Background: an optimization exercise with open tools, aiming at a short achievable clock period and few clock cycles. Do not read the settings as production practice. RTL that was checked went through simulation tests only; none was proved equivalent to the original. The series may have gaps, and a smaller design here may also do less where the tests do not look. For run 2, only the layout was checked, not whether the RTL still works. Power figures rest on the tool's default switching activity, not on a simulated workload.

[flow/standard.sh]
#!/bin/bash
# synth_recipe.tcl (not shown) runs the flow's synth.tcl, then flattens the netlist and writes it again
# the make line also repeats each setting of config.mk as NAME=value (left out here)
make -C /OpenROAD-flow-scripts/flow DESIGN_CONFIG=/design/flow/config.mk WORK_HOME=/design/flow/orfs CLKGATE_MAP_FILE= SYNTH_SCRIPT=/design/flow/synth_recipe.tcl "${@:-finish}"
[flow/constraint.sdc]
create_clock -name core_clock -period 30.0 [get_ports {clk}]
set_input_delay 6.0000 -clock core_clock [delete_from_list [all_inputs] [get_ports {clk}]]
set_output_delay 6.0000 -clock core_clock [all_outputs]
set_load 0.01 [all_outputs]
[flow/flow/run.sh]
#!/bin/bash
set -euo pipefail
bash standard.sh SETUP_SLACK_MARGIN=23 finish > standard.log 2>&1
[flow/design.v]
`timescale 1ns/1ns
module regfile(input             clk,
               input      [31:1] rs1_oh, rs2_oh,
               output reg [31:0] rs1_data, rs2_data,
               input      [31:1] we,
               input      [31:0] wdata);
  reg [31:0] x [1:31];
  genvar i;
  generate
    for (i = 1; i < 32; i = i + 1) begin : r
      always @(posedge clk)
        if (we[i]) x[i] <= wdata;
    end
  endgenerate
  integer k;
  always @(*) begin
    rs1_data = 32'b0;
    rs2_data = 32'b0;
    for (k = 1; k < 32; k = k + 1) begin
      rs1_data = rs1_data | ({32{rs1_oh[k]}} & x[k]);
      rs2_data = rs2_data | ({32{rs2_oh[k]}} & x[k]);
    end
  end
endmodule
module alu(input      [31:0] a, b,
           input      [2:0]  f3,
           input             sub,       
           input             sra,       
           input             vec,       
           output reg [31:0] result);
  wire [31:0] sum  = sub ? (a - b) : (a + b);
  wire        slt  = ($signed(a) < $signed(b));
  wire        sltu = (a < b);
  wire [4:0]  sh   = b[4:0];
  wire [31:0] sll  = a << sh;
  wire [31:0] srl  = a >> sh;
  wire [31:0] sra_ = $signed(a) >>> sh;
  wire [31:0] vadd, vmul, mpool;
  genvar i;
  generate
    for (i = 0; i < 4; i = i + 1) begin : lane
      wire signed [7:0]  la = a[8*i+7:8*i];
      wire signed [7:0]  lb = b[8*i+7:8*i];
      wire signed [15:0] p  = la * lb;
      assign vadd[8*i+7:8*i]  = la + lb;
      assign vmul[8*i+7:8*i]  = p[15:8];
      assign mpool[8*i+7:8*i] = (la >= lb) ? la : lb;
    end
  endgenerate
  always @(*) begin
    case (f3)
      3'b000:  result = vec ? vadd  : sum;
      3'b001:  result = vec ? vmul  : sll;
      3'b010:  result = vec ? mpool : {31'b0, slt};
      3'b011:  result = {31'b0, sltu};
      3'b100:  result = a ^ b;
      3'b101:  result = sra ? sra_ : srl;
      3'b110:  result = a | b;
      default: result = a & b;
    endcase
  end
endmodule
module load_align(input      [31:0] rdata,
                  input      [1:0]  a,
                  input      [2:0]  f3,
                  output reg [31:0] data);
  wire [7:0]  byte_ = rdata >> {a, 3'b000};
  wire [15:0] half  = a[1] ? rdata[31:16] : rdata[15:0];
  always @(*) begin
    case (f3)
      3'b000:  data = {{24{byte_[7]}}, byte_};
      3'b001:  data = {{16{half[15]}}, half};
      3'b100:  data = {24'b0, byte_};
      3'b101:  data = {16'b0, half};
      default: data = rdata;
    endcase
  end
endmodule
`timescale 1ns/1ns
module rv32i_cpu (
    input         clk, reset,
    output [31:0] pc,           
    input  [31:0] inst,         
    output        MemWrite,     
    output [31:0] MemAddr,      
    output [31:0] MemWData,     
    output [3:0]  ByteEnable,   
    input  [31:0] MemRData);    
  reg  [31:0] pc_r;             
  reg         d_valid;
  reg  [31:0] d_ir;
  reg  [31:0] d_pc;
  reg  [31:0] d_pred;           
  reg  [31:1] d_rs1_oh;         
  reg  [31:1] d_rs2_oh;         
  reg         x_valid;
  reg  [31:0] x_pc;
  reg  [31:0] x_pc4;            
  reg  [31:0] x_tgt;            
  reg  [31:0] x_pred;           
  reg         x_ok_tgt;         
  reg         x_ok_seq;         
  reg  [31:0] opa, opb;         
  reg  [2:0]  x_f3;             
  reg         x_vec, x_sub, x_sra;
  reg  [2:0]  x_bf3;            
  reg         x_br, x_jal, x_jalr, x_link, x_ld, x_lbr;
  reg         x_addt;           
  reg  [2:0]  x_lf3;            
  reg  [1:0]  x_lane;           
  reg  [4:0]  x_rd;             
  reg  [31:1] x_rd_oh;          
  reg         mw_r;
  reg  [31:0] maddr_r;
  reg  [31:0] mwdata_r;
  reg  [3:0]  mbe_r;
  assign pc         = pc_r;
  assign MemWrite   = mw_r;
  assign MemAddr    = maddr_r;
  assign MemWData   = mwdata_r;
  assign ByteEnable = mbe_r;
  wire        f_lbr    = (inst[6:0] == 7'b0001011);
  wire [31:0] f_rs1_oh = 32'b1 << inst[19:15];
  wire [31:0] f_rs2_oh = 32'b1 << (f_lbr ? inst[11:7] : inst[24:20]);
  wire [6:0] d_op  = d_ir[6:0];
  wire [2:0] d_f3  = d_ir[14:12];
  wire [4:0] d_rs1 = d_ir[19:15];
  wire [4:0] d_rd  = d_ir[11:7];
  wire       d_r    = (d_op == 7'b0110011);
  wire       d_i    = (d_op == 7'b0010011);
  wire       d_ld   = (d_op == 7'b0000011);
  wire       d_lbr  = (d_op == 7'b0001011);
  wire       d_st   = (d_op == 7'b0100011);
  wire       d_br   = (d_op == 7'b1100011);
  wire       d_lui  = (d_op == 7'b0110111);
  wire       d_aui  = (d_op == 7'b0010111);
  wire       d_jal  = (d_op == 7'b1101111);
  wire       d_jalr = (d_op == 7'b1100111);
  wire [4:0] d_rs2  = d_lbr ? d_rd : d_ir[24:20];
  wire       d_wr   = d_r | d_i | d_ld | d_lbr | d_lui | d_aui | d_jal | d_jalr;
  wire       d_mem  = d_ld | d_lbr | d_st;
  wire [31:0] imm_i = {{20{d_ir[31]}}, d_ir[31:20]};
  wire [31:0] imm_s = {{20{d_ir[31]}}, d_ir[31:25], d_ir[11:7]};
  wire [31:0] imm_b = {{20{d_ir[31]}}, d_ir[7], d_ir[30:25], d_ir[11:8], 1'b0};
  wire [31:0] imm_j = {{12{d_ir[31]}}, d_ir[19:12], d_ir[20], d_ir[30:21], 1'b0};
  wire [31:0] imm_u = {d_ir[31:12], 12'b0};
  wire [31:0] rf1, rf2;
  wire [31:0] wdata;                            
  wire [31:1] x_sel = x_rd_oh & {31{x_valid}};
  regfile i_regfile (
    .clk      (clk),
    .rs1_oh   (d_rs1_oh),
    .rs2_oh   (d_rs2_oh),
    .rs1_data (rf1),
    .rs2_data (rf2),
    .we       (x_sel),
    .wdata    (wdata));
  wire x_wr  = x_valid & (x_rd != 5'd0);
  wire byp1  = x_wr & (x_rd == d_rs1);
  wire byp2  = x_wr & (x_rd == d_rs2);
  wire [31:0] src1 = byp1 ? wdata : rf1;
  wire [31:0] src2 = byp2 ? wdata : rf2;
  wire redirect_x;
  wire [31:0] x_next;
  wire stall   = d_valid & d_mem & byp1;
  wire d_go    = d_valid & ~stall & ~redirect_x;
  wire [31:0] d_tgt   = d_pc + (d_jal ? imm_j : imm_b);
  wire [31:0] d_pc4   = d_pc + 32'd4;
  wire        eq_pt   = (d_pred == d_tgt);
  wire        eq_ps   = (d_pred == d_pc4);
  wire        eq_ts   = (d_tgt == d_pc4);
  wire [31:0] x_sum = x_sub ? (opa - opb) : (opa + opb);
  wire [31:0] c1 = byp1 ? x_sum : rf1;
  wire [31:0] c2 = byp2 ? x_sum : rf2;
  wire d_beq  = (c1 == c2);
  wire d_blt  = ($signed(c1) < $signed(c2));
  wire d_bltu = (c1 < c2);
  reg  d_bcond;
  always @(*) begin
    case (d_f3)
      3'b000:  d_bcond = d_beq;
      3'b001:  d_bcond = ~d_beq;
      3'b100:  d_bcond = d_blt;
      3'b101:  d_bcond = ~d_blt;
      3'b110:  d_bcond = d_bltu;
      3'b111:  d_bcond = ~d_bltu;
      default: d_bcond = 1'b0;
    endcase
  end
  wire d_dep   = (byp1 | byp2) & ~x_addt;
  wire to_tgt  = d_jal & ~eq_pt |
                 d_br & ~d_dep & d_bcond & ~eq_pt |
                 d_br & d_dep & d_ir[31] & eq_ps;
  wire to_seq  = d_br & ~d_dep & ~d_bcond & ~eq_ps;
  wire redirect_d = d_go & (to_tgt | to_seq);
  wire [31:0] d_new = to_tgt ? d_tgt : d_pc4;
  reg  [15:0] btb_v;
  reg  [5:0]  btb_tag [0:15];
  reg  [9:0]  btb_tgt [0:15];
  wire [3:0]  f_idx   = pc_r[5:2];
  wire        f_hit   = btb_v[f_idx] & (btb_tag[f_idx] == pc_r[11:6]);
  wire [31:0] pred_pc = f_hit ? {pc_r[31:12], btb_tgt[f_idx], 2'b00} : (pc_r + 32'd4);
  always @(posedge clk, posedge reset) begin
    if (reset) begin
      pc_r    <= 32'b0;
      d_valid <= 1'b0;
    end else if (redirect_x) begin
      pc_r    <= x_next;
      d_valid <= 1'b0;
    end else if (!stall) begin
      if (redirect_d) begin
        pc_r    <= d_new;
        d_valid <= 1'b0;
      end else begin
        pc_r    <= pred_pc;
        d_valid <= 1'b1;
      end
    end
  end
  always @(posedge clk) begin
    if (!stall) begin
      d_ir     <= inst;
      d_pc     <= pc_r;
      d_pred   <= pred_pc;
      d_rs1_oh <= f_rs1_oh[31:1];
      d_rs2_oh <= f_rs2_oh[31:1];
    end
  end
  wire [31:0] addr  = rf1 + (d_st ? imm_s : imm_i);
  reg  [3:0]  be;
  always @(*) begin
    case (d_f3[1:0])
      2'b00:   be = 4'b0001 << addr[1:0];
      2'b01:   be = addr[1] ? 4'b1100 : 4'b0011;
      default: be = 4'b1111;
    endcase
  end
  always @(posedge clk, posedge reset) begin
    if (reset)
      mw_r <= 1'b0;
    else
      mw_r <= d_go & d_st;
  end
  always @(posedge clk) begin
    maddr_r  <= addr;
    mwdata_r <= src2 << {addr[1:0], 3'b000};
    mbe_r    <= be;
  end
  wire d_useimm = d_i | d_ld | d_jalr | d_lui | d_aui;
  always @(posedge clk, posedge reset) begin
    if (reset)
      x_valid <= 1'b0;
    else
      x_valid <= d_go;
  end
  always @(posedge clk) begin
    x_pc     <= d_pc;
    x_pc4    <= d_pc4;
    x_tgt    <= d_tgt;
    x_pred   <= redirect_d ? d_new : d_pred;
    x_ok_tgt <= redirect_d ? (to_tgt | eq_ts) : eq_pt;
    x_ok_seq <= redirect_d ? (to_seq | eq_ts) : eq_ps;
    opa      <= d_aui ? d_pc : d_lui ? 32'b0 : src1;
    opb      <= d_useimm ? ((d_lui | d_aui) ? imm_u : imm_i) : src2;
    x_f3     <= (d_r | d_i) ? d_f3 : 3'b000;
    x_vec    <= d_r & d_ir[29];
    x_sub    <= d_r & d_ir[30];
    x_sra    <= d_ir[30];
    x_bf3    <= d_f3;
    x_addt   <= d_lui | d_aui | (d_i & (d_f3 == 3'b000)) |
                (d_r & (d_f3 == 3'b000) & ~d_ir[29]);
    x_br     <= d_br;
    x_jal    <= d_jal;
    x_jalr   <= d_jalr;
    x_link   <= d_jal | d_jalr;
    x_ld     <= d_ld;
    x_lbr    <= d_lbr;
    x_lf3    <= d_lbr ? 3'b100 : d_f3;
    x_lane   <= d_f3[1:0];
    x_rd     <= d_wr ? d_rd : 5'd0;
    x_rd_oh  <= d_wr ? ((32'b1 << d_rd) >> 1) : 31'b0;
  end
  wire [31:0] alu_res;
  alu i_alu (
    .a      (opa),
    .b      (opb),
    .f3     (x_f3),
    .sub    (x_sub),
    .sra    (x_sra),
    .vec    (x_vec),
    .result (alu_res));
  wire [31:0] jr_sum = opa + opb;
  wire beq  = (opa == opb);
  wire blt  = ($signed(opa) < $signed(opb));
  wire bltu = (opa < opb);
  reg  bcond;
  always @(*) begin
    case (x_bf3)
      3'b000:  bcond = beq;
      3'b001:  bcond = ~beq;
      3'b100:  bcond = blt;
      3'b101:  bcond = ~blt;
      3'b110:  bcond = bltu;
      3'b111:  bcond = ~bltu;
      default: bcond = 1'b0;
    endcase
  end
  wire x_taken = x_jal | x_jalr | (x_br & bcond);
  wire ok_jr   = (x_pred[31:1] == jr_sum[31:1]);
  wire x_ok    = x_jalr ? ok_jr :
                 (x_jal | (x_br & bcond)) ? x_ok_tgt : x_ok_seq;
  assign redirect_x = x_valid & ~x_ok;
  assign x_next     = x_jalr ? {jr_sum[31:1], 1'b0} :
                      (x_jal | (x_br & bcond)) ? x_tgt : x_pc4;
  wire [31:0] ldata;
  load_align i_load_align (
    .rdata (MemRData),
    .a     (maddr_r[1:0]),
    .f3    (x_lf3),
    .data  (ldata));
  reg [31:0] lbr_res;
  always @(*) begin
    case (x_lane)
      2'b00:   lbr_res = {opb[31:8], ldata[7:0]};
      2'b01:   lbr_res = {opb[31:16], ldata[7:0], opb[7:0]};
      2'b10:   lbr_res = {opb[31:24], ldata[7:0], opb[15:0]};
      default: lbr_res = {ldata[7:0], opb[23:0]};
    endcase
  end
  assign wdata = x_link ? x_pc4   :
                 x_ld   ? ldata   :
                 x_lbr  ? lbr_res :
                          alu_res;
  wire [3:0] x_idx   = x_pc[5:2];
  wire       x_hit   = btb_v[x_idx] & (btb_tag[x_idx] == x_pc[11:6]);
  wire       btb_set = x_valid & x_taken;
  wire       btb_clr = x_valid & x_hit & ~x_taken;
  always @(posedge clk, posedge reset) begin
    if (reset)
      btb_v <= 16'b0;
    else if (btb_set)
      btb_v[x_idx] <= 1'b1;
    else if (btb_clr)
      btb_v[x_idx] <= 1'b0;
  end
  always @(posedge clk) begin
    if (btb_set) begin
      btb_tag[x_idx] <= x_pc[11:6];
      btb_tgt[x_idx] <= x_next[11:2];
    end
  end
endmodule
[flow/config.mk]
export PLATFORM = sky130hd
export DESIGN_NAME = rv32i_cpu
export DESIGN_NICKNAME = rv32i_cpu
export VERILOG_FILES = /design/flow/design.v
export SDC_FILE = /design/flow/constraint.sdc
export NUM_CORES = 4
export LEC_CHECK = 0
export CAP_MARGIN = 20
export CORE_MARGIN = 2
export CORE_UTILIZATION = 45
export PLACE_DENSITY = 0.55
export SLEW_MARGIN = 20
Run 1, supply network:
Scale bar: 100 um. Pins as bars on the die edge.
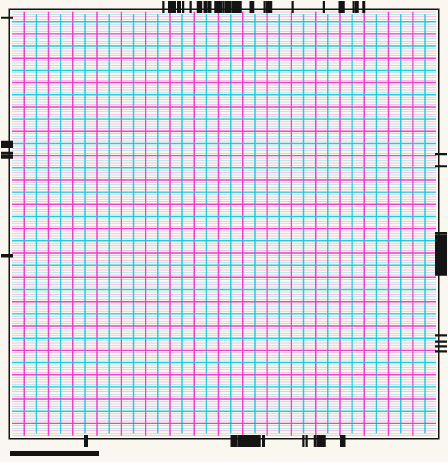
VSS: shown in magenta. VDD: shown in cyan.
34 straps on met4. 167 signal pins sit on the boundary. 175 met1 rails follow the rows. The core has 174 rows.
die width: 478 um
maximum vdd ir drop: 0.000102 V
Die Y: 478 um

Run 1, cell classes on the final placement:
Fill, decap, tap and diode cells in grey.
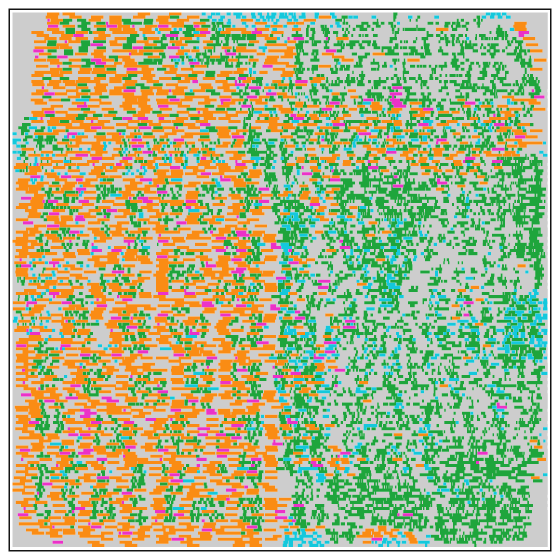
sequential cells: shown in orange, cells 1750. clock drivers and dummy loads: shown in magenta, cells 357. remaining logic cells: shown in green, cells 6602. remaining buffers and delay cells: shown in cyan, cells 946.
Final Util: 0.553
sequential share of cell area: 0.401
final non-filler cell area: 124000 um2
core footprint: 224000 um2
row cnt: 174

==> summary.md, run 1 <==
| Metric | Value |
|---|---|
| Post-synthesis adder-cell area fraction | `0.0818` |
| Multiplexer share of the synthesized area | `0.0633` |
| Prevailing post-synth register cell | `edfxtp_1` |
| Multi-input gate area | `52200 um2` |
| Synth unique cells | `118` |
| Most common cell in the netlist | `edfxtp_1` |
| Syn Area/Cell | `11.4 um2` |
| Max reg flops | `992` |
| Slew @ Worst Pin | `1270 ps` |
| Max-cap viol count | `0` |
| Data arrival, critical path | `8740 ps` |
| Multi-input combinational area share | `0.421` |
| Synth Area in Compound Gates | `0.180` |
| Top sig layer | `met5` |
| Largest area class, layout | `multi-input combinational cells` |
| Initial core utilization | `0.451` |
| PD cells | `94.5 nW/um2` |
| Clock Power | `2.53 mW` |
| Status | `timing/DRC/antenna clean` |
| First-pass GRT wire length | `745 mm` |
| Fin Setup TNS | `0 ps` |
| DRT iter0 DRCs | `17500` |
| Largest registers | `i_regfile.x (992), btb_tgt (160), btb_tag (96)` |
| Required @ worst endpoint | `30640 ps` |
| Critical-path top delay cell | `mux4_2` |
| Worst flop-to-flop path startpoint | `opb[0]` |
| Most frequent cells in the layout | `edfxtp_1 (1406), nor2_1 (627), buf_4 (521), a22oi_1 (483), nand2_1 (473)` |
| # setup viols final | `0` |
| Routed len/inst | `44.1 um` |
| Asr flop ratio synth | `0.0291` |
| Power Internal | `6.70 mW` |
| Combinational power | `5.68 mW` |
| CTS tree | `yes` |
| Slew margin rel. | `0.156` |
| Hold slack | `527 ps` |
| Post-layout nets | `10100` |
| Clk_buf instances | `237` |
| XOR/XNOR share of the synthesized area | `0.0348` |
| Final std cells w/o fill | `12700` |
| Post-Synth Simple-Gate Area | `0.112` |
| Met2 Track Usage GR | `0.656` |
| Setup ws final | `21900 ps` |
Testbench counts for the RTL of run 1, summed over its fixed seeds: cycles 28,393.
Run 1, clock network drawn from the DEF:
Scale bar: 100 um.
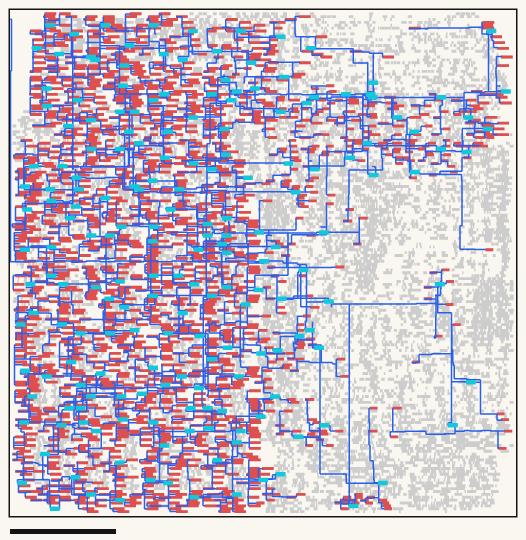
flip-flops: shown in red, count 1750. clock wires: shown in blue, length 24.1 mm. clock-net drivers: shown in cyan, count 190.
There are 191 routed clock nets.

Run 1, the routed nets:
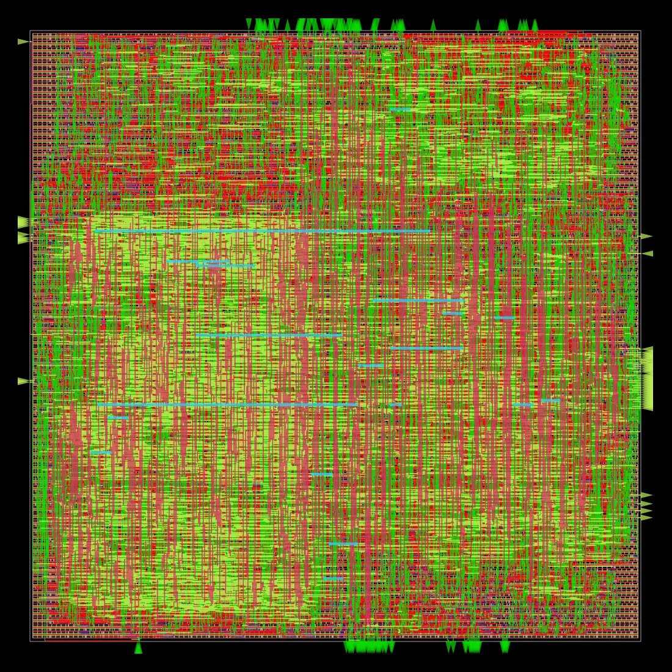

==> run 2: a larger rewrite; changed files in full <==
removed: flow/flow/run.sh
removed: flow/standard.sh
==> flow/design.v <==
`timescale 1ns/1ns
module regfile(input             clk, 
               input             we, 
               input      [4:0]  rs1, rs2,
               input      [4:0]  rd, 
               input      [31:0] rd_data, 
               output reg [31:0] rs1_data, rs2_data);
	reg [31:0] x1;
	reg [31:0] x2;
	reg [31:0] x3;
	reg [31:0] x4;
	reg [31:0] x5;
	reg [31:0] x6;
	reg [31:0] x7;
	reg [31:0] x8;
	reg [31:0] x9;
	reg [31:0] x10;
	reg [31:0] x11;
	reg [31:0] x12;
	reg [31:0] x13;
	reg [31:0] x14;
	reg [31:0] x15;
	reg [31:0] x16;
	reg [31:0] x17;
	reg [31:0] x18;
	reg [31:0] x19;
	reg [31:0] x20;
	reg [31:0] x21;
	reg [31:0] x22;
	reg [31:0] x23;
	reg [31:0] x24;
	reg [31:0] x25;
	reg [31:0] x26;
	reg [31:0] x27;
	reg [31:0] x28;
	reg [31:0] x29;
	reg [31:0] x30;
	reg [31:0] x31;
	always @(posedge clk)
	begin
  	 if (we) 
	 begin
   		case (rd[4:0])
   		5'd0:   ;
   		5'd1:   x1  <= rd_data;
   		5'd2:   x2  <= rd_data;
   		5'd3:   x3  <= rd_data;
   		5'd4:   x4  <= rd_data;
   		5'd5:   x5  <= rd_data;
   		5'd6:   x6  <= rd_data;
   		5'd7:   x7  <= rd_data;
   		5'd8:   x8  <= rd_data;
   		5'd9:   x9  <= rd_data;
   		5'd10:  x10 <= rd_data;
   		5'd11:  x11 <= rd_data;
   		5'd12:  x12 <= rd_data;
   		5'd13:  x13 <= rd_data;
   		5'd14:  x14 <= rd_data;
   		5'd15:  x15 <= rd_data;
   		5'd16:  x16 <= rd_data;
   		5'd17:  x17 <= rd_data;
   		5'd18:  x18 <= rd_data;
   		5'd19:  x19 <= rd_data;
   		5'd20:  x20 <= rd_data;
   		5'd21:  x21 <= rd_data;
   		5'd22:  x22 <= rd_data;
   		5'd23:  x23 <= rd_data;
   		5'd24:  x24 <= rd_data;
   		5'd25:  x25 <= rd_data;
   		5'd26:  x26 <= rd_data;
   		5'd27:  x27 <= rd_data;
   		5'd28:  x28 <= rd_data;
   		5'd29:  x29 <= rd_data;
   		5'd30:  x30 <= rd_data;
   		5'd31:  x31 <= rd_data;
   		endcase
     end
	end
	always @(*)
	begin
		case (rs2[4:0])
		5'd0:   rs2_data = 32'b0;
		5'd1:   rs2_data = x1;
		5'd2:   rs2_data = x2;
		5'd3:   rs2_data = x3;
		5'd4:   rs2_data = x4;
		5'd5:   rs2_data = x5;
		5'd6:   rs2_data = x6;
		5'd7:   rs2_data = x7;
		5'd8:   rs2_data = x8;
		5'd9:   rs2_data = x9;
		5'd10:  rs2_data = x10;
		5'd11:  rs2_data = x11;
		5'd12:  rs2_data = x12;
		5'd13:  rs2_data = x13;
		5'd14:  rs2_data = x14;
		5'd15:  rs2_data = x15;
		5'd16:  rs2_data = x16;
		5'd17:  rs2_data = x17;
		5'd18:  rs2_data = x18;
		5'd19:  rs2_data = x19;
		5'd20:  rs2_data = x20;
		5'd21:  rs2_data = x21;
		5'd22:  rs2_data = x22;
		5'd23:  rs2_data = x23;
		5'd24:  rs2_data = x24;
		5'd25:  rs2_data = x25;
		5'd26:  rs2_data = x26;
		5'd27:  rs2_data = x27;
		5'd28:  rs2_data = x28;
		5'd29:  rs2_data = x29;
		5'd30:  rs2_data = x30;
		5'd31:  rs2_data = x31;
		endcase
	end
	always @(*)
	begin
		case (rs1[4:0])
		5'd0:   rs1_data = 32'b0;
		5'd1:   rs1_data = x1;
		5'd2:   rs1_data = x2;
		5'd3:   rs1_data = x3;
		5'd4:   rs1_data = x4;
		5'd5:   rs1_data = x5;
		5'd6:   rs1_data = x6;
		5'd7:   rs1_data = x7;
		5'd8:   rs1_data = x8;
		5'd9:   rs1_data = x9;
		5'd10:  rs1_data = x10;
		5'd11:  rs1_data = x11;
		5'd12:  rs1_data = x12;
		5'd13:  rs1_data = x13;
		5'd14:  rs1_data = x14;
		5'd15:  rs1_data = x15;
		5'd16:  rs1_data = x16;
		5'd17:  rs1_data = x17;
		5'd18:  rs1_data = x18;
		5'd19:  rs1_data = x19;
		5'd20:  rs1_data = x20;
		5'd21:  rs1_data = x21;
		5'd22:  rs1_data = x22;
		5'd23:  rs1_data = x23;
		5'd24:  rs1_data = x24;
		5'd25:  rs1_data = x25;
		5'd26:  rs1_data = x26;
		5'd27:  rs1_data = x27;
		5'd28:  rs1_data = x28;
		5'd29:  rs1_data = x29;
		5'd30:  rs1_data = x30;
		5'd31:  rs1_data = x31;
		endcase
	end
endmodule
module alu(input      [31:0] a, b, 
           input      [4:0]  alucont, 
           output reg [31:0] result,
           output            N,
           output            Z,
           output            C,
           output            V);
  wire [31:0] b2, sum, mult, mpool;
  wire [3:0]  bge;
  wire        slt, sltu, custom;
  assign b2 = alucont[4] ? ~b:b; 
  adder_32bit iadder32 (.a   (a),
			     				.b   (b2),
								.cin (alucont[4]),
								.custom (custom),
								.sum (sum),
								.N   (N),
								.Z   (Z),
								.C   (C),
								.V   (V),
								.bge	(bge));
  multiplier_8bit imul3(.a		(a[31:24]), 
								.b		(b[31:24]),
								.mult	(mult[31:24]));
  multiplier_8bit imul2(.a		(a[23:16]),
								.b		(b[23:16]),
								.mult	(mult[23:16]));
  multiplier_8bit imul1(.a		(a[15:8]), 
								.b		(b[15:8]),
								.mult	(mult[15:8]));
  multiplier_8bit imul0(.a		(a[7:0]), 
								.b		(b[7:0]),
								.mult	(mult[7:0]));
  assign mpool[31:24] = bge[3] ? a[31:24]:b[31:24];
  assign mpool[23:16] = bge[2] ? a[23:16]:b[23:16];
  assign mpool[15:8]  = bge[1] ? a[15:8]:b[15:8];
  assign mpool[7:0] 	 = bge[0] ? a[7:0]:b[7:0];
  assign slt  = N ^ V ; 
  assign sltu = ~C ;   
  assign custom = alucont[3] & (alucont[1] | alucont[0]);
  always@(*)
    case(alucont[3:0])
      4'b0000,
		4'b1001: result = sum;     
      4'b0001: result = a & b;
      4'b0010: result = a | b;
      4'b0011: result = a ^ b;
      4'b0100: result = a << b[4:0];   
      4'b0101: result = a >> b[4:0];   
      4'b0110: result = $signed(a) >>> b[4:0];  
      4'b0111: result = {31'b0,slt};   
      4'b1000: result = {31'b0,sltu};  
		4'b1010: result = mult;
		4'b1011: result = mpool;
      default: result = 32'b0;
    endcase
endmodule
module adder_32bit (input  [31:0] a, b, 
                    input         cin, custom,
                    output [31:0] sum,
                    output        N,Z,C,V,
						  output	[3:0]	 bge);
	wire [31:0]  ctmp;
	wire [3:0]	cin4;
	assign N = sum[31];
	assign Z = (sum == 32'b0);
	assign C = ctmp[31];
	assign V = ctmp[31] ^ ctmp[30];
	assign bge[3] = (sum[31] == (ctmp[31] ^ ctmp[30]));
	adder_1bit bit31 (.a(a[31]), .b(b[31]), .cin(ctmp[30]), .sum(sum[31]), .cout(ctmp[31]));
	adder_1bit bit30 (.a(a[30]), .b(b[30]), .cin(ctmp[29]), .sum(sum[30]), .cout(ctmp[30]));
	adder_1bit bit29 (.a(a[29]), .b(b[29]), .cin(ctmp[28]), .sum(sum[29]), .cout(ctmp[29]));
	adder_1bit bit28 (.a(a[28]), .b(b[28]), .cin(ctmp[27]), .sum(sum[28]), .cout(ctmp[28]));
	adder_1bit bit27 (.a(a[27]), .b(b[27]), .cin(ctmp[26]), .sum(sum[27]), .cout(ctmp[27]));
	adder_1bit bit26 (.a(a[26]), .b(b[26]), .cin(ctmp[25]), .sum(sum[26]), .cout(ctmp[26]));
	adder_1bit bit25 (.a(a[25]), .b(b[25]), .cin(ctmp[24]), .sum(sum[25]), .cout(ctmp[25]));
	adder_1bit bit24 (.a(a[24]), .b(b[24]), .cin(cin4[3]),  .sum(sum[24]), .cout(ctmp[24]));
	assign cin4[3] = (custom & cin)|(~custom & ctmp[23]);
	assign bge[2] = (sum[23] == (ctmp[23] ^ ctmp[22]));
	adder_1bit bit23 (.a(a[23]), .b(b[23]), .cin(ctmp[22]), .sum(sum[23]), .cout(ctmp[23]));
	adder_1bit bit22 (.a(a[22]), .b(b[22]), .cin(ctmp[21]), .sum(sum[22]), .cout(ctmp[22]));
	adder_1bit bit21 (.a(a[21]), .b(b[21]), .cin(ctmp[20]), .sum(sum[21]), .cout(ctmp[21]));
	adder_1bit bit20 (.a(a[20]), .b(b[20]), .cin(ctmp[19]), .sum(sum[20]), .cout(ctmp[20]));
	adder_1bit bit19 (.a(a[19]), .b(b[19]), .cin(ctmp[18]), .sum(sum[19]), .cout(ctmp[19]));
	adder_1bit bit18 (.a(a[18]), .b(b[18]), .cin(ctmp[17]), .sum(sum[18]), .cout(ctmp[18]));
	adder_1bit bit17 (.a(a[17]), .b(b[17]), .cin(ctmp[16]), .sum(sum[17]), .cout(ctmp[17]));
	adder_1bit bit16 (.a(a[16]), .b(b[16]), .cin(cin4[2]),  .sum(sum[16]), .cout(ctmp[16]));
	assign cin4[2] = (custom & cin)|(~custom & ctmp[15]);
	assign bge[1] = (sum[15] == (ctmp[15] ^ ctmp[14]));
	adder_1bit bit15 (.a(a[15]), .b(b[15]), .cin(ctmp[14]), .sum(sum[15]), .cout(ctmp[15]));
	adder_1bit bit14 (.a(a[14]), .b(b[14]), .cin(ctmp[13]), .sum(sum[14]), .cout(ctmp[14]));
	adder_1bit bit13 (.a(a[13]), .b(b[13]), .cin(ctmp[12]), .sum(sum[13]), .cout(ctmp[13]));
	adder_1bit bit12 (.a(a[12]), .b(b[12]), .cin(ctmp[11]), .sum(sum[12]), .cout(ctmp[12]));
	adder_1bit bit11 (.a(a[11]), .b(b[11]), .cin(ctmp[10]), .sum(sum[11]), .cout(ctmp[11]));
	adder_1bit bit10 (.a(a[10]), .b(b[10]), .cin(ctmp[9]),  .sum(sum[10]), .cout(ctmp[10]));
	adder_1bit bit9  (.a(a[9]),  .b(b[9]),  .cin(ctmp[8]),  .sum(sum[9]),  .cout(ctmp[9]));
	adder_1bit bit8  (.a(a[8]),  .b(b[8]),  .cin(cin4[1]),  .sum(sum[8]),  .cout(ctmp[8]));
	assign cin4[1] = (custom & cin)|(~custom & ctmp[7]);
	assign bge[0] = (sum[7] == (ctmp[7] ^ ctmp[6]));
	adder_1bit bit7  (.a(a[7]),  .b(b[7]),  .cin(ctmp[6]),  .sum(sum[7]),  .cout(ctmp[7]));
	adder_1bit bit6  (.a(a[6]),  .b(b[6]),  .cin(ctmp[5]),  .sum(sum[6]),  .cout(ctmp[6]));
	adder_1bit bit5  (.a(a[5]),  .b(b[5]),  .cin(ctmp[4]),  .sum(sum[5]),  .cout(ctmp[5]));
	adder_1bit bit4  (.a(a[4]),  .b(b[4]),  .cin(ctmp[3]),  .sum(sum[4]),  .cout(ctmp[4]));
	adder_1bit bit3  (.a(a[3]),  .b(b[3]),  .cin(ctmp[2]),  .sum(sum[3]),  .cout(ctmp[3]));
	adder_1bit bit2  (.a(a[2]),  .b(b[2]),  .cin(ctmp[1]),  .sum(sum[2]),  .cout(ctmp[2]));
	adder_1bit bit1  (.a(a[1]),  .b(b[1]),  .cin(ctmp[0]),  .sum(sum[1]),  .cout(ctmp[1]));
	adder_1bit bit0  (.a(a[0]),  .b(b[0]),  .cin(cin4[0]),  .sum(sum[0]),  .cout(ctmp[0]));
	assign cin4[0] = cin;
endmodule
module multiplier_8bit (input [7:0] 	a, b,
								output [7:0] 	mult);
  wire [15:0]	multiplicand[7:0];
  wire [7:0]	multiplier[7:0];
  wire [15:0]	stemp[7:0];
  wire [7:0]	a2, b2;
  assign a2 = a[7] ? ~a+1 : a;
  assign b2 = b[7] ? ~b+1 : b;
  assign mult = stemp[7][15:8];
  assign stemp[7] = a[7]^b[7] ? ~stemp[6]+1 : stemp[6];
  adder_16bit add6(.a		(stemp[5]),
					.b 	(stemp[4]),
               .cin	(1'b0),
               .sum	(stemp[6]));
  adder_16bit add5(.a		(stemp[3]),
					.b 	(stemp[2]),
               .cin	(1'b0),
               .sum	(stemp[5]));
  adder_16bit add4(.a		(stemp[1]),
					.b 	(stemp[0]),
               .cin	(1'b0),
               .sum	(stemp[4]));
  adder_16bit add3(.a		(multiplicand[7]),
					.b 	(multiplicand[6]),
               .cin	(1'b0),
               .sum	(stemp[3]));
  adder_16bit add2(.a		(multiplicand[5]),
					.b 	(multiplicand[4]),
               .cin	(1'b0),
               .sum	(stemp[2]));
  adder_16bit add1(.a		(multiplicand[3]),
					.b 	(multiplicand[2]),
               .cin	(1'b0),
               .sum	(stemp[1]));
  adder_16bit add0(.a		(multiplicand[1]),
					.b 	(multiplicand[0]),
               .cin	(1'b0),
               .sum	(stemp[0]));
  assign multiplicand[7] = {1'b0, b2 & multiplier[7], 7'b0000000};
  assign multiplicand[6] = {2'b00, b2 & multiplier[6], 6'b000000};
  assign multiplicand[5] = {3'b000, b2 & multiplier[5], 5'b00000};
  assign multiplicand[4] = {4'b0000, b2 & multiplier[4], 4'b0000};
  assign multiplicand[3] = {5'b00000, b2 & multiplier[3], 3'b000};
  assign multiplicand[2] = {6'b000000, b2 & multiplier[2], 2'b00};
  assign multiplicand[1] = {7'b0000000, b2 & multiplier[1], 1'b0};
  assign multiplicand[0] = {8'b00000000, b2 & multiplier[0]};
  assign multiplier[7] = {8{a2[7]}};
  assign multiplier[6] = {8{a2[6]}};
  assign multiplier[5] = {8{a2[5]}};
  assign multiplier[4] = {8{a2[4]}};
  assign multiplier[3] = {8{a2[3]}};
  assign multiplier[2] = {8{a2[2]}};
  assign multiplier[1] = {8{a2[1]}};
  assign multiplier[0] = {8{a2[0]}};
endmodule
module adder_16bit (input  [15:0] a, b, 
                    input         cin,
                    output [15:0] sum);
	wire [15:0]  ctmp;
	adder_1bit bit15 (.a(a[15]), .b(b[15]), .cin(ctmp[14]), .sum(sum[15]), .cout(ctmp[15]));
	adder_1bit bit14 (.a(a[14]), .b(b[14]), .cin(ctmp[13]), .sum(sum[14]), .cout(ctmp[14]));
	adder_1bit bit13 (.a(a[13]), .b(b[13]), .cin(ctmp[12]), .sum(sum[13]), .cout(ctmp[13]));
	adder_1bit bit12 (.a(a[12]), .b(b[12]), .cin(ctmp[11]), .sum(sum[12]), .cout(ctmp[12]));
	adder_1bit bit11 (.a(a[11]), .b(b[11]), .cin(ctmp[10]), .sum(sum[11]), .cout(ctmp[11]));
	adder_1bit bit10 (.a(a[10]), .b(b[10]), .cin(ctmp[9]),  .sum(sum[10]), .cout(ctmp[10]));
	adder_1bit bit9  (.a(a[9]),  .b(b[9]),  .cin(ctmp[8]),  .sum(sum[9]),  .cout(ctmp[9]));
	adder_1bit bit8  (.a(a[8]),  .b(b[8]),  .cin(ctmp[7]),  .sum(sum[8]),  .cout(ctmp[8]));
	adder_1bit bit7  (.a(a[7]),  .b(b[7]),  .cin(ctmp[6]),  .sum(sum[7]),  .cout(ctmp[7]));
	adder_1bit bit6  (.a(a[6]),  .b(b[6]),  .cin(ctmp[5]),  .sum(sum[6]),  .cout(ctmp[6]));
	adder_1bit bit5  (.a(a[5]),  .b(b[5]),  .cin(ctmp[4]),  .sum(sum[5]),  .cout(ctmp[5]));
	adder_1bit bit4  (.a(a[4]),  .b(b[4]),  .cin(ctmp[3]),  .sum(sum[4]),  .cout(ctmp[4]));
	adder_1bit bit3  (.a(a[3]),  .b(b[3]),  .cin(ctmp[2]),  .sum(sum[3]),  .cout(ctmp[3]));
	adder_1bit bit2  (.a(a[2]),  .b(b[2]),  .cin(ctmp[1]),  .sum(sum[2]),  .cout(ctmp[2]));
	adder_1bit bit1  (.a(a[1]),  .b(b[1]),  .cin(ctmp[0]),  .sum(sum[1]),  .cout(ctmp[1]));
	adder_1bit bit0  (.a(a[0]),  .b(b[0]),  .cin(cin),  	  .sum(sum[0]),  .cout(ctmp[0]));
endmodule
module adder_1bit (input a, b, cin,
                   output sum, cout);
  assign sum  = a ^ b ^ cin;
  assign cout = (a & b) | (a & cin) | (b & cin);
endmodule
module mux2 #(parameter WIDTH = 8)
             (input  [WIDTH-1:0] d0, d1, 
              input              s, 
              output [WIDTH-1:0] y);
  assign y = s ? d1 : d0; 
endmodule
`timescale 1ns/1ns
module rv32i_cpu (
		      input         clk, reset,
            output [31:0] pc,		  		 
            input  [31:0] inst, 			 
            output        MemWrite, 	 
            output [31:0] MemAddr,  	 
            output [31:0] MemWData, 	 
            output [3:0]  ByteEnable,   
            input  [31:0] MemRData); 	 
  wire        auipc, lui;
  wire        ALUSrc, RegWrite;
  wire [4:0]  ALUcontrol;
  wire        MemtoReg, ByteReg;
  wire        branch, jal, jalr;
  controller i_controller(
      .opcode		(inst[6:0]), 
		.funct7		(inst[31:25]), 
		.funct3		(inst[14:12]), 
		.auipc		(auipc),
		.lui			(lui),
		.MemtoReg	(MemtoReg),
		.MemWrite	(MemWrite),
		.branch		(branch),
		.ALUSrc		(ALUSrc),
		.RegWrite	(RegWrite),
		.jal			(jal),
		.jalr			(jalr),
		.ByteReg		(ByteReg),
		.ALUcontrol	(ALUcontrol));
  datapath i_datapath(
		.clk				(clk),
		.reset			(reset),
		.auipc			(auipc),
		.lui				(lui),
		.MemtoReg		(MemtoReg),
		.MemWrite		(MemWrite),
		.branch			(branch),
		.ALUSrc			(ALUSrc),
		.RegWrite		(RegWrite),
		.jal				(jal),
		.jalr				(jalr),
		.ByteReg			(ByteReg),
		.ALUcontrol		(ALUcontrol),
		.pc				(pc),
		.inst				(inst),
		.aluout			(MemAddr), 
		.MemWData		(MemWData),
		.ByteEnable		(ByteEnable),
		.MemRData		(MemRData));
endmodule
module controller(input  [6:0] opcode,
                  input  [6:0] funct7,
                  input  [2:0] funct3,
                  output       auipc,
                  output       lui,
                  output       ALUSrc,
                  output [4:0] ALUcontrol,
                  output       branch,
                  output       jal,
                  output       jalr,
						output		 ByteReg,
                  output       MemtoReg,
                  output       MemWrite,
                  output       RegWrite);
	maindec i_maindec(
		.opcode		(opcode),
		.auipc		(auipc),
		.lui			(lui),
		.MemtoReg	(MemtoReg),
		.MemWrite	(MemWrite),
		.branch		(branch),
		.ALUSrc		(ALUSrc),
		.RegWrite	(RegWrite),
		.jal			(jal),
		.jalr			(jalr),
		.ByteReg		(ByteReg));
	aludec i_aludec( 
		.opcode     (opcode),
		.funct7     (funct7),
		.funct3     (funct3),
		.ALUcontrol (ALUcontrol));
endmodule
module maindec(input  [6:0] opcode,
               output       auipc,
               output       lui,
               output       RegWrite,
               output       ALUSrc,
               output       MemtoReg, MemWrite,
               output       branch, 
               output       jal,
               output       jalr,
					output		 ByteReg);
  reg [9:0] controls;
  assign {auipc, lui, RegWrite, ALUSrc, 
			 MemtoReg, MemWrite, branch, jal, 
			 jalr, ByteReg} = controls;
  always @(*)
  begin
    case(opcode)
      7'b0110011: 			controls = 10'b0010_0000_00;  
      7'b0010011: 	controls = 10'b0011_0000_00;  
      7'b0000011: 	controls = 10'b0011_1000_00;  
      7'b1100111: 	controls = 10'b0011_0000_10;  
      7'b0100011: 			controls = 10'b0001_0100_00;  
      7'b1100011: 			controls = 10'b0000_0010_00;  
      7'b0110111: 		controls = 10'b0111_0000_00;  
      7'b0010111:	controls = 10'b1010_0000_00;  
      7'b1101111: 		controls = 10'b0011_0001_00;  
		7'b0001011:			controls	= 10'b0011_1000_01;  
      default:    	controls = 10'b0000_0000_00;  
    endcase
  end
endmodule
module aludec(input      [6:0] opcode,
              input      [6:0] funct7,
              input      [2:0] funct3,
              output reg [4:0] ALUcontrol);
  always @(*)
    case(opcode)
      7'b0110011:   		 
		begin
			case({funct7,funct3})
			 10'b0000000_000: ALUcontrol = 5'b00000;  
			 10'b0100000_000: ALUcontrol = 5'b10000;  
			 10'b0010000_000: ALUcontrol = 5'b01001;  
			 10'b0000000_001: ALUcontrol = 5'b00100;  
			 10'b0010000_001: ALUcontrol = 5'b01010;  
			 10'b0000000_010: ALUcontrol = 5'b10111;  
			 10'b0010000_010: ALUcontrol = 5'b11011;  
			 10'b0000000_011: ALUcontrol = 5'b11000;  
			 10'b0000000_100: ALUcontrol = 5'b00011;  
			 10'b0000000_101: ALUcontrol = 5'b00101;  
			 10'b0100000_101: ALUcontrol = 5'b00110;  
			 10'b0000000_110: ALUcontrol = 5'b00010;  
			 10'b0000000_111: ALUcontrol = 5'b00001;  
          default:         ALUcontrol = 5'b00000;  
        endcase
		end
      7'b0010011:    
		begin
			casez({funct7,funct3})
			 10'b???????_000:  ALUcontrol = 5'b00000;  
			 10'b0000000_001:  ALUcontrol = 5'b00100;  
			 10'b???????_010:  ALUcontrol = 5'b10111;  
			 10'b???????_011:  ALUcontrol = 5'b11000;  
			 10'b???????_100:  ALUcontrol = 5'b00011;  
			 10'b0000000_101:  ALUcontrol = 5'b00101;  
			 10'b0100000_101:  ALUcontrol = 5'b00110;  
			 10'b???????_110:  ALUcontrol = 5'b00010;  
			 10'b???????_111:  ALUcontrol = 5'b00001;  
          default:          ALUcontrol = 5'b00000;  
        endcase
		end
      7'b0000011, 	 
      7'b1100111, 	 
      7'b0100011,   		 
      7'b0110111, 		 
      7'b0010111,	 
		7'b0001011: 		 
      	ALUcontrol = 5'b00000;   
      7'b1100011:   		 
      	ALUcontrol = 5'b10000;   
      default: 
      	ALUcontrol = 5'b00000;  
    endcase
endmodule
module datapath(input         clk, reset,
                input  [31:0] inst,
                input         auipc,
                input         lui,
                input         RegWrite,
                input         MemtoReg,
                input         MemWrite,
                input         ALUSrc, 
                input  [4:0]  ALUcontrol,
                input         branch,
                input         jal,
                input         jalr,
					 input			ByteReg,
                output reg [31:0] pc,
                output     [31:0] aluout,
                output     [31:0] MemWData,
                output reg [3:0]  ByteEnable,
                input      [31:0] MemRData);
  wire [4:0]  rs1, rs2, rd;
  wire [2:0]  funct3;
  wire [31:0] rs1_data, rs2_data;
  reg  [31:0] rd_data;
  wire [20:1] jal_imm;
  wire [31:0] se_jal_imm;
  wire [12:1] br_imm;
  wire [31:0] se_br_imm;
  wire [31:0] se_imm_itype;
  wire [31:0] se_imm_stype;
  wire [31:0] auipc_lui_imm;
  reg  [31:0] alusrc1;
  reg  [31:0] alusrc2;
  reg  [31:0] MemRData2RF;
  reg	 [31:0] MemRData2BRF;
  wire [31:0] branch_dest, jal_dest, jalr_dest, jalr_dest_tmp;
  wire		  Nflag, Zflag, Cflag, Vflag;
  wire		  f3beq, f3bne, f3blt, f3bge, f3bltu, f3bgeu;
  wire		  beq_taken;
  wire		  bne_taken;
  wire		  blt_taken;
  wire		  bge_taken;
  wire		  bltu_taken;
  wire		  bgeu_taken;
  wire		  btaken;
  assign rs1 = inst[19:15];
  assign rs2 = ByteReg ? inst[11:7]:inst[24:20];
  assign rd  = inst[11:7];
  assign funct3  = ByteReg ? 3'b100 : inst[14:12];
  assign f3beq  = (funct3 == 3'b000);
  assign f3bne  = (funct3 == 3'b001);
  assign f3blt  = (funct3 == 3'b100);
  assign f3bge  = (funct3 == 3'b101);
  assign f3bltu = (funct3 == 3'b110);
  assign f3bgeu = (funct3 == 3'b111);
  assign beq_taken  =  branch & f3beq & Zflag;
  assign bne_taken  =  branch & f3bne & ~Zflag;
  assign blt_taken  =  branch & f3blt & (Nflag != Vflag);
  assign bge_taken  =  branch & f3bge & (Nflag == Vflag);
  assign bltu_taken =  branch & f3bltu & ~Cflag;
  assign bgeu_taken =  branch & f3bgeu & Cflag;
  assign btaken     =  beq_taken  | bne_taken | blt_taken | 
			              bge_taken | bltu_taken | bgeu_taken;
  assign branch_dest = (pc + se_br_imm);
  assign jal_dest    = (pc + se_jal_imm);
  assign jalr_dest   = {aluout[31:1],1'b0};  
  always @(posedge clk, posedge reset)
  begin
     if (reset)  pc <= 32'b0;
	  else 
	  begin
	      if (btaken)      
				pc <= branch_dest;
		   else if (jal)    
				pc <= jal_dest;
		   else if (jalr)   
				pc <= jalr_dest;
		   else 
				pc <= (pc + 4);
	  end
  end
  assign jal_imm[20:1] = {inst[31],inst[19:12],inst[20],inst[30:21]};
  assign se_jal_imm[31:0] = {{11{jal_imm[20]}},jal_imm[20:1],1'b0};
  assign br_imm[12:1] = {inst[31],inst[7],inst[30:25],inst[11:8]};
  assign se_br_imm[31:0] = {{19{br_imm[12]}},br_imm[12:1],1'b0};
  regfile i_regfile(
    .clk			(clk),
    .we			(RegWrite),
    .rs1			(rs1),
    .rs2			(rs2),
    .rd			(rd),
    .rd_data	(rd_data),
    .rs1_data	(rs1_data),
    .rs2_data	(rs2_data));
	assign MemWData = rs2_data << {aluout[1:0], 3'b000};
	alu i_alu(
		.a			(alusrc1),
		.b			(alusrc2),
		.alucont	(ALUcontrol),
		.result	(aluout),
		.N			(Nflag),
		.Z			(Zflag),
		.C			(Cflag),
		.V			(Vflag));
	always@(*)
	begin
		if      (auipc)	alusrc1[31:0]  =  pc;
		else if (lui) 		alusrc1[31:0]  =  32'b0;
		else          		alusrc1[31:0]  =  rs1_data[31:0];
	end
	always@(*)
	begin
		if	     (auipc | lui)			alusrc2[31:0] = auipc_lui_imm[31:0];
		else if (ALUSrc & MemWrite)	alusrc2[31:0] = se_imm_stype[31:0];
		else if (ALUSrc)					alusrc2[31:0] = se_imm_itype[31:0];
		else									alusrc2[31:0] = rs2_data[31:0];
	end
	assign se_imm_itype[31:0] = {{20{inst[31]}},inst[31:20]};
	assign se_imm_stype[31:0] = {{20{inst[31]}},inst[31:25],inst[11:7]};
	assign auipc_lui_imm[31:0] = {inst[31:12],12'b0};
	always@(*)
	begin
		if	     (jal | jalr)	rd_data[31:0] = pc + 4;
		else if (ByteReg)		rd_data[31:0] = MemRData2BRF;
		else if (MemtoReg)	rd_data[31:0] = MemRData2RF;
		else						rd_data[31:0] = aluout;
	end
	always@(*)
	begin
		if(ByteReg)
		begin
			case(inst[13:12])
			2'b00:	MemRData2BRF = {rs2_data[31:8],MemRData2RF[7:0]};
			2'b01:	MemRData2BRF = {rs2_data[31:16],MemRData2RF[7:0],rs2_data[7:0]};
			2'b10:	MemRData2BRF = {rs2_data[31:24],MemRData2RF[7:0],rs2_data[15:0]};
			2'b11:	MemRData2BRF = {MemRData2RF[7:0],rs2_data[23:0]};
			endcase
		end
		else
			MemRData2BRF = rs2_data;
	end
	wire [1:0] Addr_Last2;
	assign Addr_Last2 = aluout[1:0];
	always@(*)
	begin
    case(funct3)
		3'b000,   
		3'b100:   
		         case (Addr_Last2)
			       2'b00:   ByteEnable = 4'b0001; 
			       2'b01:   ByteEnable = 4'b0010;
			       2'b10:   ByteEnable = 4'b0100;
			       2'b11:   ByteEnable = 4'b1000;
               endcase
		3'b001,   
		3'b101:   
		         case (Addr_Last2)
			       2'b00:   ByteEnable = 4'b0011; 
			       2'b10:   ByteEnable = 4'b1100;
			       default: ByteEnable = 4'b0000;
               endcase
		3'b010:   
			      ByteEnable = 4'b1111;
 	   default: ByteEnable = 4'b0000;
    endcase
	end
	always@(*)
	begin
    case(funct3)
		3'b000:   
		         case (Addr_Last2)
			       2'b00: MemRData2RF = {{24{MemRData[7]}},  MemRData[7:0]}; 
			       2'b01: MemRData2RF = {{24{MemRData[15]}}, MemRData[15:8]}; 
			       2'b10: MemRData2RF = {{24{MemRData[23]}}, MemRData[23:16]}; 
			       2'b11: MemRData2RF = {{24{MemRData[31]}}, MemRData[31:24]};
               endcase
		3'b001:   
		         case (Addr_Last2)
			       2'b00:    MemRData2RF = {{16{MemRData[15]}}, MemRData[15:0]}; 
			       2'b10:    MemRData2RF = {{16{MemRData[31]}}, MemRData[31:16]}; 
                default:  MemRData2RF = {{16{MemRData[15]}}, MemRData[15:0]};
               endcase
		3'b010:   
			      MemRData2RF = MemRData;
		3'b100:   
		         case (Addr_Last2)
			       2'b00: MemRData2RF = {24'b0,MemRData[7:0]}; 
			       2'b01: MemRData2RF = {24'b0,MemRData[15:8]}; 
			       2'b10: MemRData2RF = {24'b0,MemRData[23:16]}; 
			       2'b11: MemRData2RF = {24'b0,MemRData[31:24]};
               endcase
		3'b101:   
		         case (Addr_Last2)
			       2'b00:    MemRData2RF = {16'b0,MemRData[15:0]}; 
			       2'b10:    MemRData2RF = {16'b0,MemRData[31:16]}; 
                default:  MemRData2RF = {16'b0,MemRData[15:0]};
               endcase
      default:  MemRData2RF = MemRData[31:0]; 
    endcase
  end
endmodule
==> flow/run.sh <==
#!/bin/bash
# synth_recipe.tcl (not shown) runs the flow's synth.tcl, then flattens the netlist and writes it again
# the make line also repeats each setting of config.mk as NAME=value (left out here)
make -C /OpenROAD-flow-scripts/flow DESIGN_CONFIG=/design/flow/config.mk WORK_HOME=/design/flow/orfs CLKGATE_MAP_FILE= SYNTH_SCRIPT=/design/flow/synth_recipe.tcl finish
==> flow/config.mk <==
export PLATFORM = sky130hd
export DESIGN_NAME = rv32i_cpu
export DESIGN_NICKNAME = rv32i_cpu
export VERILOG_FILES = /design/flow/design.v
export SDC_FILE = /design/flow/constraint.sdc
export NUM_CORES = 4
export LEC_CHECK = 0
export CAP_MARGIN = 20
export CORE_MARGIN = 2
export CORE_UTILIZATION = 30
export PLACE_DENSITY = 0.36
export SLEW_MARGIN = 20
Run 2, the routed nets:
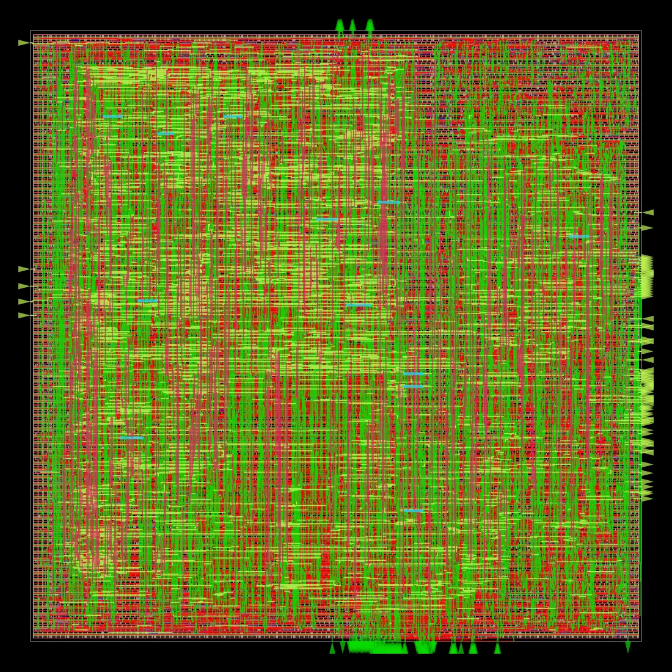
GRT Total Usage: 0.412
Post-Route WL: 501 mm
total number of vias: 68500
Met2 Wirelength: 224 mm

Run 2, clock network drawn from the DEF:
Scale bar: 100 um.
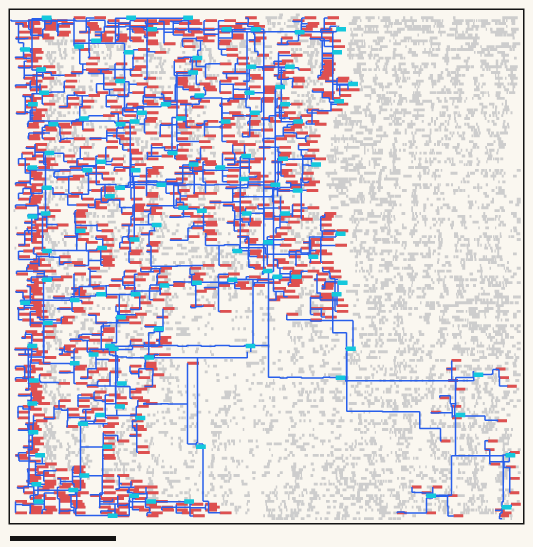
clock wires: shown in blue, length 15600 um. clock-net drivers: shown in cyan, count 119. flip-flops: shown in red, count 1023.
There are 120 routed clock nets.

==> run 2 against run 1 <==
  * Still clean on timing, DRC and antenna
  * Count of clock-buffer cells in the layout fell by 96
  * Core utilization is 20 points lower
  * Global-route usage fell by 6.0 points
  * Sequential share of layout area down 2.7 points
  * Critical path type is now in2out
==> summary.md, run 2 <==
| Metric | Value |
|---|---|
| Worst flop-to-flop path startpoint | `i_datapath.i_regfile.x25[0]` |
| Largest area class, layout | `multi-input combinational cells` |
| DRT iter0 DRCs | `10600 (-40%)` |
| Initial core utilization | `0.302 (-0.150)` |
| PD cells | `81.9 nW/um2 (-13%)` |
| Post-layout nets | `7454 (-26%)` |
| Post-Synth Simple-Gate Area | `0.159 (+0.0479)` |
| Routed len/inst | `49.4 um (+12%)` |
| Hold slack | `733 ps (+206 ps)` |
| First-pass GRT wire length | `649 mm (-13%)` |
| Die width | `485 um (+1.4%)` |
| Clk_buf instances | `141 (-41%)` |
| Critical-path top delay cell | `nor3_2` |
| Max-cap viol count | `0 (unchanged)` |
| Multiplexer share of the synthesized area | `0.0221 (-0.0412)` |
| Multi-input gate area | `36600 um2 (-30%)` |
| Core footprint | `230000 um2 (+2.5%)` |
| Required @ worst endpoint | `24000 ps (-6640 ps)` |
| Fin Setup TNS | `0 ps (unchanged)` |
| XOR/XNOR share of the synthesized area | `0.0219 (-0.0129)` |
| Clock Power | `1.54 mW (-39%)` |
| Data arrival, critical path | `23320 ps (+14580 ps)` |
| Status | `timing/DRC/antenna clean` |
| Row cnt | `176 (+1.1%)` |
| CTS tree | `yes` |
| # setup viols final | `0 (unchanged)` |
| Maximum vdd ir drop | `0.0000826 V (-19%)` |
| Power Internal | `3.77 mW (-44%)` |
Run 2, cell classes on the final placement:
Fill, decap, tap and diode cells in grey.
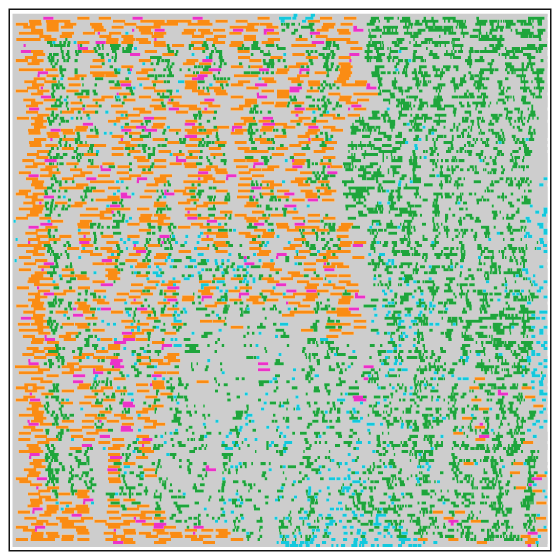
final non-filler cell area: 81900 um2
sequential share of cell area: 0.373
Final Util: 0.356

==> re-timing with driven ports <==
No port has a modelled driver above. Below, the same layouts with a new extraction and two added sets of constraints. Step 1: set_driving_cell puts a clkbuf_16 on clk and a buf_2 on each other input, an assumption about the parent block. Step 2 times the ports against the registers' clock, not the clock port: input delays grow and output delays shrink by t, the midpoint of the rising clock arrivals with the driver on. a / b / c = ideal / step 1 / step 2; a / b = the first two.
| run | t, ns | setup WS [ns] | clock arrival spread, ns | worst data-port slew with drivers (ns) |
|---|---|---|---|---|
| run 1 | 0.951 | 21.895 / 21.958 / 21.008 | 0.103 / 0.103 | 0.25 |
| run 2 | 0.906 | 0.684 / 0.627 / 0.627 | 0.104 / 0.104 | 0.14 |
After both steps setup and hold are still met in every run listed. The setup slack of run 1, which loses most, moves by +0.063 ns with the drivers and by -0.887 ns with both steps.
